Context: an optimization exercise on an open-source flow, tuned for small area and a short achievable clock period. The choices shown serve that exercise and are no tape-out recipe.
Only simulation tests tie the RTL to the original design; equivalence was not proved.

==> flow/design.v <==
module Convolution(
    clk,
    rst_n,
    in_valid,
    In_IFM_1,
    In_IFM_2,
    In_IFM_3,
    In_IFM_4,
    In_IFM_5,
    In_IFM_6,
    In_IFM_7,
    In_IFM_8,
    In_IFM_9,
    In_IFM_10,
    In_IFM_11,
    In_IFM_12,
    In_IFM_13,
    In_IFM_14,
    In_IFM_15,
    In_IFM_16,
    In_IFM_17,
    In_IFM_18,
    In_IFM_19,
    In_IFM_20,
    In_IFM_21,
    In_IFM_22,
    In_IFM_23,
    In_IFM_24,
    In_IFM_25,
    In_IFM_26,
    In_IFM_27,
    In_IFM_28,
    In_IFM_29,
    In_IFM_30,
    In_IFM_31,
    In_IFM_32,
    out_valid, 
    Out_OFM
);
input clk, rst_n, in_valid;
input [3:0]In_IFM_1;
input [3:0]In_IFM_2;
input [3:0]In_IFM_3;
input [3:0]In_IFM_4;
input [3:0]In_IFM_5;
input [3:0]In_IFM_6;
input [3:0]In_IFM_7;
input [3:0]In_IFM_8;
input [3:0]In_IFM_9;
input [3:0]In_IFM_10;
input [3:0]In_IFM_11;
input [3:0]In_IFM_12;
input [3:0]In_IFM_13;
input [3:0]In_IFM_14;
input [3:0]In_IFM_15;
input [3:0]In_IFM_16;
input [3:0]In_IFM_17;
input [3:0]In_IFM_18;
input [3:0]In_IFM_19;
input [3:0]In_IFM_20;
input [3:0]In_IFM_21;
input [3:0]In_IFM_22;
input [3:0]In_IFM_23;
input [3:0]In_IFM_24;
input [3:0]In_IFM_25;
input [3:0]In_IFM_26;
input [3:0]In_IFM_27;
input [3:0]In_IFM_28;
input [3:0]In_IFM_29;
input [3:0]In_IFM_30;
input [3:0]In_IFM_31;
input [3:0]In_IFM_32;
reg [7:0]MUL_Buffer[0:1][0:3][0:3];
reg [9:0]Adder_Buffer[0:1][0:1][0:1];
output reg out_valid;
output reg [12:0] Out_OFM;
reg [3:0] IFM[0:1][0:3][0:3];
reg [3:0] Weight[0:1][0:3][0:3];
reg current_state;
reg current_state_2;
reg current_state_3;
wire next_state;
integer i,j,k;
assign next_state = (in_valid) ? 1:0;
always@(posedge clk or negedge rst_n) begin
	if(!rst_n)
		current_state <= 0;
	else
		current_state <= next_state;
end
always@(posedge clk or negedge rst_n) begin
	if(!rst_n)
		current_state_2 <= 0;
	else
		current_state_2 <= current_state;
end
always@(posedge clk or negedge rst_n) begin
	if(!rst_n)
		current_state_3 <= 0;
	else
		current_state_3 <= current_state_2;
end
always@(posedge clk or negedge rst_n) begin
	if(!rst_n) begin
		Weight[0][0][0]  <= 4'd6;
		Weight[0][0][1]  <= 4'd14;
		Weight[0][0][2]  <= 4'd13;
		Weight[0][0][3]  <= 4'd10;
		Weight[0][1][0]  <= 4'd10;
		Weight[0][1][1]  <= 4'd14;
		Weight[0][1][2]  <= 4'd3;
		Weight[0][1][3]  <= 4'd4;
		Weight[0][2][0]  <= 4'd0;
		Weight[0][2][1]  <= 4'd6;
		Weight[0][2][2]  <= 4'd7;
		Weight[0][2][3]  <= 4'd9;
		Weight[0][3][0]  <= 4'd11;
		Weight[0][3][1]  <= 4'd12;
		Weight[0][3][2]  <= 4'd6;
		Weight[0][3][3]  <= 4'd3;
		Weight[1][0][0]  <= 4'd2;
		Weight[1][0][1]  <= 4'd1;
		Weight[1][0][2]  <= 4'd5;
		Weight[1][0][3]  <= 4'd8;
		Weight[1][1][0]  <= 4'd7;
		Weight[1][1][1]  <= 4'd13;
		Weight[1][1][2]  <= 4'd1;
		Weight[1][1][3]  <= 4'd8;
		Weight[1][2][0]  <= 4'd7;
		Weight[1][2][1]  <= 4'd12;
		Weight[1][2][2]  <= 4'd13;
		Weight[1][2][3]  <= 4'd10;
		Weight[1][3][0]  <= 4'd10;
		Weight[1][3][1]  <= 4'd9;
		Weight[1][3][2]  <= 4'd7;
		Weight[1][3][3]  <= 4'd7;
	end
end
always@(posedge clk or negedge rst_n) begin
    if(!rst_n) begin
    for(i=0;i<2;i=i+1) begin
      for(j=0;j<4;j=j+1) begin
        for(k=0; k<4; k=k+1) begin
          IFM[i][j][k] <=0;
        end
      end
    end
    end
    else if(in_valid) begin
        IFM[0][0][0] <= In_IFM_1;
        IFM[0][0][1] <= In_IFM_2;
        IFM[0][0][2] <= In_IFM_3;
        IFM[0][0][3] <= In_IFM_4;
        IFM[0][1][0] <= In_IFM_5;
        IFM[0][1][1] <= In_IFM_6;
        IFM[0][1][2] <= In_IFM_7;
        IFM[0][1][3] <= In_IFM_8;
        IFM[0][2][0] <= In_IFM_9;
        IFM[0][2][1] <= In_IFM_10;
        IFM[0][2][2] <= In_IFM_11;
        IFM[0][2][3] <= In_IFM_12;
        IFM[0][3][0] <= In_IFM_13;
        IFM[0][3][1] <= In_IFM_14;
        IFM[0][3][2] <= In_IFM_15;
        IFM[0][3][3] <= In_IFM_16;
        IFM[1][0][0] <= In_IFM_17;
        IFM[1][0][1] <= In_IFM_18;
        IFM[1][0][2] <= In_IFM_19;
        IFM[1][0][3] <= In_IFM_20;
        IFM[1][1][0] <= In_IFM_21;
        IFM[1][1][1] <= In_IFM_22;
        IFM[1][1][2] <= In_IFM_23;
        IFM[1][1][3] <= In_IFM_24;
        IFM[1][2][0] <= In_IFM_25;
        IFM[1][2][1] <= In_IFM_26;
        IFM[1][2][2] <= In_IFM_27;
        IFM[1][2][3] <= In_IFM_28;
        IFM[1][3][0] <= In_IFM_29;
        IFM[1][3][1] <= In_IFM_30;
        IFM[1][3][2] <= In_IFM_31;
        IFM[1][3][3] <= In_IFM_32;
    end
end
always@(posedge clk or negedge rst_n) begin
    if(!rst_n)
        out_valid <= 0;
    else if(current_state_3)
        out_valid <= 1;
    else
        out_valid <= 0;
end
always @(posedge clk or negedge rst_n) begin
  if (!rst_n) begin
    for(i=0;i<2;i=i+1) begin
      for(j=0;j<4;j=j+1) begin
        for(k=0; k<4; k=k+1) begin
          MUL_Buffer[i][j][k] <=0;
        end
      end
    end
  end
  else if(current_state) begin
        MUL_Buffer[0][0][0] <= IFM[0][0][0]*Weight[0][0][0];
        MUL_Buffer[0][0][1] <= IFM[0][0][1]*Weight[0][0][1];
        MUL_Buffer[0][0][2] <= IFM[0][0][2]*Weight[0][0][2];
        MUL_Buffer[0][0][3] <= IFM[0][0][3]*Weight[0][0][3];
        MUL_Buffer[0][1][0] <= IFM[0][1][0]*Weight[0][1][0];
        MUL_Buffer[0][1][1] <= IFM[0][1][1]*Weight[0][1][1];
        MUL_Buffer[0][1][2] <= IFM[0][1][2]*Weight[0][1][2];
        MUL_Buffer[0][1][3] <= IFM[0][1][3]*Weight[0][1][3];
        MUL_Buffer[0][2][0] <= IFM[0][2][0]*Weight[0][2][0];
        MUL_Buffer[0][2][1] <= IFM[0][2][1]*Weight[0][2][1];
        MUL_Buffer[0][2][2] <= IFM[0][2][2]*Weight[0][2][2];
        MUL_Buffer[0][2][3] <= IFM[0][2][3]*Weight[0][2][3];
        MUL_Buffer[0][3][0] <= IFM[0][3][0]*Weight[0][3][0];
        MUL_Buffer[0][3][1] <= IFM[0][3][1]*Weight[0][3][1];
        MUL_Buffer[0][3][2] <= IFM[0][3][2]*Weight[0][3][2];
        MUL_Buffer[0][3][3] <= IFM[0][3][3]*Weight[0][3][3];
        MUL_Buffer[1][0][0] <= IFM[1][0][0]*Weight[1][0][0];
        MUL_Buffer[1][0][1] <= IFM[1][0][1]*Weight[1][0][1];
        MUL_Buffer[1][0][2] <= IFM[1][0][2]*Weight[1][0][2];
        MUL_Buffer[1][0][3] <= IFM[1][0][3]*Weight[1][0][3];
        MUL_Buffer[1][1][0] <= IFM[1][1][0]*Weight[1][1][0];
        MUL_Buffer[1][1][1] <= IFM[1][1][1]*Weight[1][1][1];
        MUL_Buffer[1][1][2] <= IFM[1][1][2]*Weight[1][1][2];
        MUL_Buffer[1][1][3] <= IFM[1][1][3]*Weight[1][1][3];
        MUL_Buffer[1][2][0] <= IFM[1][2][0]*Weight[1][2][0];
        MUL_Buffer[1][2][1] <= IFM[1][2][1]*Weight[1][2][1];
        MUL_Buffer[1][2][2] <= IFM[1][2][2]*Weight[1][2][2];
        MUL_Buffer[1][2][3] <= IFM[1][2][3]*Weight[1][2][3];
        MUL_Buffer[1][3][0] <= IFM[1][3][0]*Weight[1][3][0];
        MUL_Buffer[1][3][1] <= IFM[1][3][1]*Weight[1][3][1];
        MUL_Buffer[1][3][2] <= IFM[1][3][2]*Weight[1][3][2];
        MUL_Buffer[1][3][3] <= IFM[1][3][3]*Weight[1][3][2];
  end
end
always @(posedge clk or negedge rst_n) begin
  if (!rst_n) begin
    for(i=0;i<2;i=i+1) begin
      for(j=0;j<2;j=j+1) begin
        for(k=0;k<2;k=k+1) begin
          Adder_Buffer[i][j][k] <=0;
        end
      end
    end
  end
  else if(current_state_2) begin
      Adder_Buffer[0][0][0] <= MUL_Buffer[0][0][0] + MUL_Buffer[0][0][1] + MUL_Buffer[0][0][2] + MUL_Buffer[0][0][3];
      Adder_Buffer[0][0][1] <= MUL_Buffer[0][1][0] + MUL_Buffer[0][1][1] + MUL_Buffer[0][1][2] + MUL_Buffer[0][1][3];
      Adder_Buffer[0][1][0] <= MUL_Buffer[0][2][0] + MUL_Buffer[0][2][1] + MUL_Buffer[0][2][2] + MUL_Buffer[0][2][3];
      Adder_Buffer[0][1][1] <= MUL_Buffer[0][3][0] + MUL_Buffer[0][3][1] + MUL_Buffer[0][3][2] + MUL_Buffer[0][3][3];
      Adder_Buffer[1][0][0] <= MUL_Buffer[1][0][0] + MUL_Buffer[1][0][1] + MUL_Buffer[1][0][2] + MUL_Buffer[1][0][3];
      Adder_Buffer[1][0][1] <= MUL_Buffer[1][1][0] + MUL_Buffer[1][1][1] + MUL_Buffer[1][1][2] + MUL_Buffer[1][1][3];
      Adder_Buffer[1][1][0] <= MUL_Buffer[1][2][0] + MUL_Buffer[1][2][1] + MUL_Buffer[1][2][2] + MUL_Buffer[1][2][3];
      Adder_Buffer[1][1][1] <= MUL_Buffer[1][3][0] + MUL_Buffer[1][3][1] + MUL_Buffer[1][3][2] + MUL_Buffer[1][3][3];
  end
end
always@(posedge clk or negedge rst_n) begin
    if(!rst_n)
        Out_OFM <= 0;
    else if(current_state_3) begin
        Out_OFM <= Adder_Buffer[0][0][0]
        + Adder_Buffer[0][0][1]
        + Adder_Buffer[0][1][0]
        + Adder_Buffer[0][1][1]
        + Adder_Buffer[1][0][0]
        + Adder_Buffer[1][0][1]
        + Adder_Buffer[1][1][0]
        + Adder_Buffer[1][1][1];
    end
    else
        Out_OFM <= 0;
end
endmodule
==> flow/run.sh <==
#!/bin/bash
# synth_recipe.tcl (not shown) runs the flow's synth.tcl, then flattens the netlist and writes it again
# the make line also repeats each setting of config.mk as NAME=value (left out here)
make -C /OpenROAD-flow-scripts/flow DESIGN_CONFIG=/design/flow/config.mk WORK_HOME=/design/flow/orfs CLKGATE_MAP_FILE= SYNTH_SCRIPT=/design/flow/synth_recipe.tcl finish
==> flow/config.mk <==
export PLATFORM = sky130hd
export DESIGN_NAME = Convolution
export DESIGN_NICKNAME = Convolution
export VERILOG_FILES = /design/flow/design.v
export SDC_FILE = /design/flow/constraint.sdc
export NUM_CORES = 4
export LEC_CHECK = 0
export CAP_MARGIN = 20
export CORE_MARGIN = 2
export CORE_UTILIZATION = 40
export SLEW_MARGIN = 20
==> flow/constraint.sdc <==
create_clock -name core_clock -period 4.2 [get_ports {clk}]
set_input_delay 0.8400 -clock core_clock [delete_from_list [all_inputs] [get_ports {clk}]]
set_output_delay 0.8400 -clock core_clock [all_outputs]
set_load 0.01 [all_outputs]
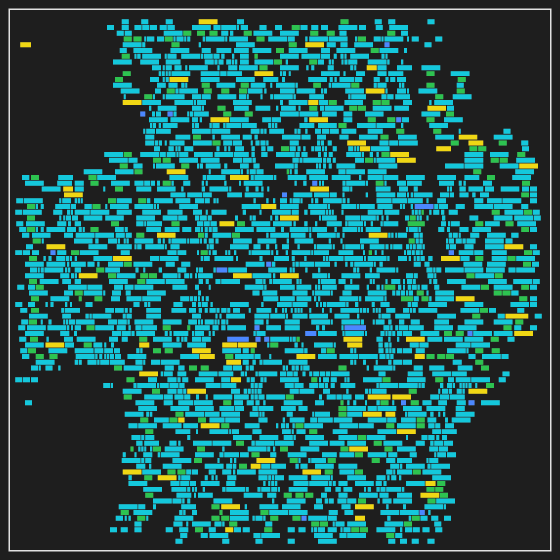
(drive-strength map)
size	color	cells
drive 1 or less	cyan	1,938
drive 2	green	252
drive 6 and up	yellow	75
drive 3 to 4	blue	22

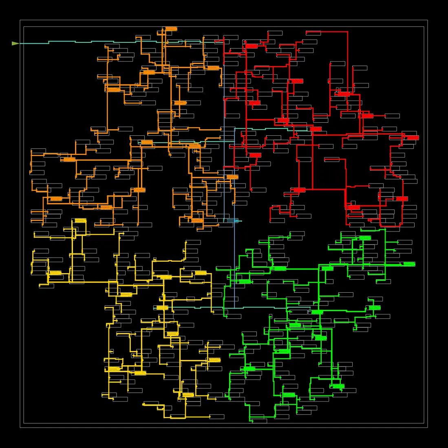
(clock tree after CTS)
clock tree root driver cell: sky130_fd_sc_hd__clkbuf_16
H-tree depth reported by CTS: 2
total clock buffers created by CTS: 50
sinks on the clock net: 417
sequential cell count: 417

## cell usage after synthesis (5+ instances only)
| library cell | number |
|---|---|
| sky130_fd_sc_hd__ha_1 | 250 |
| sky130_fd_sc_hd__a31oi_1 | 6 |
| sky130_fd_sc_hd__mux2i_1 | 33 |
| sky130_fd_sc_hd__o21ai_0 | 114 |
| sky130_fd_sc_hd__a21oi_1 | 113 |
| sky130_fd_sc_hd__fa_1 | 188 |
| sky130_fd_sc_hd__and2_1 | 7 |
| sky130_fd_sc_hd__nand2_1 | 98 |
| sky130_fd_sc_hd__o22ai_1 | 6 |
| sky130_fd_sc_hd__a21o_1 | 31 |
| sky130_fd_sc_hd__buf_1 | 17 |
| sky130_fd_sc_hd__dfrtp_1 | 417 |
| sky130_fd_sc_hd__nand4_1 | 6 |
| sky130_fd_sc_hd__inv_1 | 306 |
| sky130_fd_sc_hd__xor2_1 | 10 |
| sky130_fd_sc_hd__nand2b_1 | 9 |
| sky130_fd_sc_hd__mux2_2 | 231 |
| sky130_fd_sc_hd__nor3_1 | 7 |
| sky130_fd_sc_hd__nor2_1 | 71 |
| sky130_fd_sc_hd__o211ai_1 | 5 |
| sky130_fd_sc_hd__a311o_1 | 5 |
| sky130_fd_sc_hd__o31a_1 | 5 |
| sky130_fd_sc_hd__nand3_1 | 10 |
| sky130_fd_sc_hd__nor2b_1 | 9 |
| sky130_fd_sc_hd__buf_2 | 16 |
| sky130_fd_sc_hd__xnor2_1 | 62 |
| sky130_fd_sc_hd__clkbuf_1 | 28 |
| sky130_fd_sc_hd__o21bai_1 | 5 |
## flip-flops by register name (all words and copies together) (netlist names)
signal           flops
Out_OFM             13
current_state_3      1
current_state_2      1
IFM                124
current_state        1
MUL_Buffer         198
out_valid            1
Adder_Buffer        78
## worst paths after layout
path	start	to	cells after the start	slack (ps)
max	Adder_Buffer[0][4]	Out_OFM[12]	14	170
min	rst_n	IFM[29][0]	1	360
max reg2reg	Adder_Buffer[0][4]	Out_OFM[12]	14	170
min reg2reg	IFM[22][1]	MUL_Buffer[22][1]	1	500
max in group asynchronous	rst_n	Adder_Buffer[7][4]	2	2930
min in group core_clock	IFM[22][1]	MUL_Buffer[22][1]	1	500
## kinds of logic (layout without fill, tap and decap cells)
kind of cell	after synthesis	count (layout)	share of synthesized area, %
adders and majority gates	438	438	27.49
DFF	417	417	41.62
buffers and inverters	368	558	5.589
AOI/OAI and AO/OA	308	308	7.031
muxes	266	266	11.81
and+or+nand+nor	228	228	3.947
xor gates and xnor gates	72	72	2.515
## critical path, stage by stage (launching register included)
cell and delay (ps):
sky130_fd_sc_hd__dfrtp_1 330, sky130_fd_sc_hd__inv_1 60, sky130_fd_sc_hd__fa_1 530, sky130_fd_sc_hd__inv_1 60, sky130_fd_sc_hd__fa_1 500, sky130_fd_sc_hd__fa_1 540
sky130_fd_sc_hd__inv_1 50, sky130_fd_sc_hd__fa_1 530, sky130_fd_sc_hd__inv_1 40, sky130_fd_sc_hd__ha_1 320, sky130_fd_sc_hd__nor2b_2 180, sky130_fd_sc_hd__o21a_1 200
sky130_fd_sc_hd__o211a_1 270, sky130_fd_sc_hd__o2111ai_1 200, sky130_fd_sc_hd__nand3_1 80
## routing by layer
metal	up-vias	track usage (%)	wire [um]
li1	7225	-	-
met1	7449	22.32	23610
met2	190	27.68	24330
met3	67	2.837	1876
met4	0	4.252	1165
met5	-	0	0
## timing repair
| item | CTS | global route |
|---|---|---|
| setup buffers | 0 | 0 |
| endpoints found under the setup margin | 0 | 5 |
| resized for setup | 0 | 11 |
## through the flow
stage | area (sq um) | worst slack, ps
detailed placement | 27560 | 89.16
CTS | 29160 | 76.63
floorplan | 25070 | 378.3
finish | 29200 | 168.6
global route | 29200 | -13.84
global placement | 27560 | 158.2
==> flow_summary.rst <==
.. list-table::
   :header-rows: 1

   * - Metric
     - Value
   * - Max Clock Freq
     - ~250 MHz
   * - Largest class
     - multi-input combinational cells
   * - Average cell area after synthesis
     - roughly 12 sq um
   * - Worst clock skew
     - 17.72 ps
   * - Worst-Skew Late Latency
     - 580 ps
   * - Finish-stage setup viols
     - 0
   * - Cell type contributing the most total cell area after synthesis
     - sky130_fd_sc_hd__dfrtp_1
   * - Most common cell after layout, fill and taps aside
     - sky130_fd_sc_hd__dfrtp_1
   * - Overall routed net length
     - 50,980 um
   * - Fraction of area in registers
     - 35.76%
   * - Total standard cell area after synthesis
     - 25,070 sq um
   * - Number of antenna-violating nets in the routed design
     - 0
   * - TritonCTS clock tree
     - built
   * - Critical path startpoint category
     - flop
   * - Number of clock buffer instances in the layout
     - 75
   * - IO buf count
     - 140
   * - N_diodes
     - 0
   * - Pins over their slew limit
     - 0
   * - Worst min path class
     - in -> async
   * - Pin count of the biggest net entering global routing
     - 115
   * - Total via count after detailed routing
     - between 10,000 and 15,000
   * - Ratio of cells with drive above 1 in the final layout
     - 15.26%
   * - Fill cells
     - 5,524
   * - Starting utilization of the core area
     - 40.55%
   * - Yosys synthesis warning count
     - 5
   * - Global-route wire length before repair
     - 84,900 um
   * - Placed wire-length estimate
     - 38,830 um
   * - Async S/R FF share, synth
     - 100.0%
   * - Total I/O pin count
     - 145
   * - Final RePlAce weighted congestion
     - 0.8415
   * - Final hold violation count
     - 0
   * - CTS Hold Bufs
     - 0
   * - Standard cell core area
     - a little over 60,000 sq um
   * - Post-synth net total
     - 2,666
   * - CP required
     - 4660 ps
   * - Horizontal die dimension
     - 254.4 um
   * - Well-tap cell count
     - 837
   * - Maximum clock insertion buffer count
     - 3
   * - Final standard cell utilization of the core
     - 47.23%
   * - Total Nets Final
     - 2,820
   * - Footprint of the flip-flops and latches
     - 10,440 sq um
   * - DRT Pass-1 Iters
     - 6
   * - Number of placement rows
     - 91
   * - Routed length per instance
     - approximately 16 um
   * - Clock slew at the register clock pins of the worst setup and hold paths
     - 60 ps
   * - Number of placed instances with taps included
     - 3,036
   * - Inverter count
     - between 300 and 400
   * - Post-route insts no fill
     - 3,124
   * - Max FO, Critical Path
     - 5
   * - Worst Hold Slack
     - 361.2 ps
   * - Floorplan die area
     - 64,700 sq um
   * - # DRC
     - 0
   * - Number of enable flip-flop cells after synthesis
     - 0
   * - Main area contributors after synthesis
     - sky130_fd_sc_hd__dfrtp_1, sky130_fd_sc_hd__fa_1, sky130_fd_sc_hd__ha_1
   * - Multi-input gate share of the layout cell area
     - about 45%
   * - Status
     - complete, no violations
   * - Classification of the worst setup path
     - reg -> reg
   * - Yosys top cell area share
     - 41.62%
   * - Actual transition at the worst max-transition pin
     - 962.3 ps
   * - Non-clock buffer share
     - 5.754%
   * - Remaining global-route overflow
     - 0
   * - Cell count after synthesis
     - 2,097
   * - Global Route Usage Sum
     - 16.54%
   * - Y dimension of the die
     - 254.4 um
   * - Number of multi-input logic gates
     - 1,312
   * - Count of cell types in the netlist
     - 45
   * - Synthesis-stage register bit count
     - 417
   * - Sequential-to-total area share from yosys stat
     - 41.62%
   * - Non-clock buffer instance count of the final layout
     - around 160
   * - Starting DRC count in detailed routing
     - 612
   * - Final period demand of the worst path
     - 4031 ps
   * - Total negative slack
     - 0 ps
   * - Commonest non-fill, non-tap cells in the layout
     - sky130_fd_sc_hd__dfrtp_1, sky130_fd_sc_hd__inv_1, sky130_fd_sc_hd__ha_1, sky130_fd_sc_hd__mux2_2, sky130_fd_sc_hd__fa_1
   * - Via-to-Cell Ratio
     - 4.779
   * - Critical Path End Type
     - flop
   * - Data arrival, critical path
     - 4490 ps
   * - Antenna violations before repair
     - 0
   * - Max-slew headroom at the worst pin
     - a little over a third
   * - Share of the cycle needed by the critical path after routing
     - 95.98%
   * - Vias in the first global route
     - between 15,000 and 20,000
   * - Multi-input combinational cell area
     - 13,280 sq um
   * - Relative area of clock buffers and inverters in the final design
     - 5.484%
   * - Most used DFF post-synth
     - sky130_fd_sc_hd__dfrtp_1
   * - Max cap viols
     - 0
   * - Signed area change from the synthesized netlist to the final layout
     - 16.47%

port drivers added, routing unchanged:
No port has a modelled driver above. Below, the same layout with a new extraction and two added sets of constraints. Step 1 (the two cells are an assumption about what drives the block):
set clk [get_ports {clk}]
set_driving_cell -lib_cell sky130_fd_sc_hd__clkbuf_16 $clk
set_driving_cell -lib_cell sky130_fd_sc_hd__buf_2 [delete_from_list [all_inputs] $clk]
Step 2 also shifts input and output timing later by t, the mid clock arrival at the registers, as if the neighbouring blocks saw the same clock. a / b / c = ideal / step 1 / step 2; a / b = the first two.
shift t [ns]: 0.639
setup WS [ns]: 0.169 / 0.169 / 0.169
clock arrival spread, ns: 0.023 / 0.023
worst register clock-pin slew, ns: 0.06 / 0.06
After both steps this run still meets setup and hold. For this run, drivers alone change the setup slack by 0.000 ns; drivers and shift together by 0.000 ns.
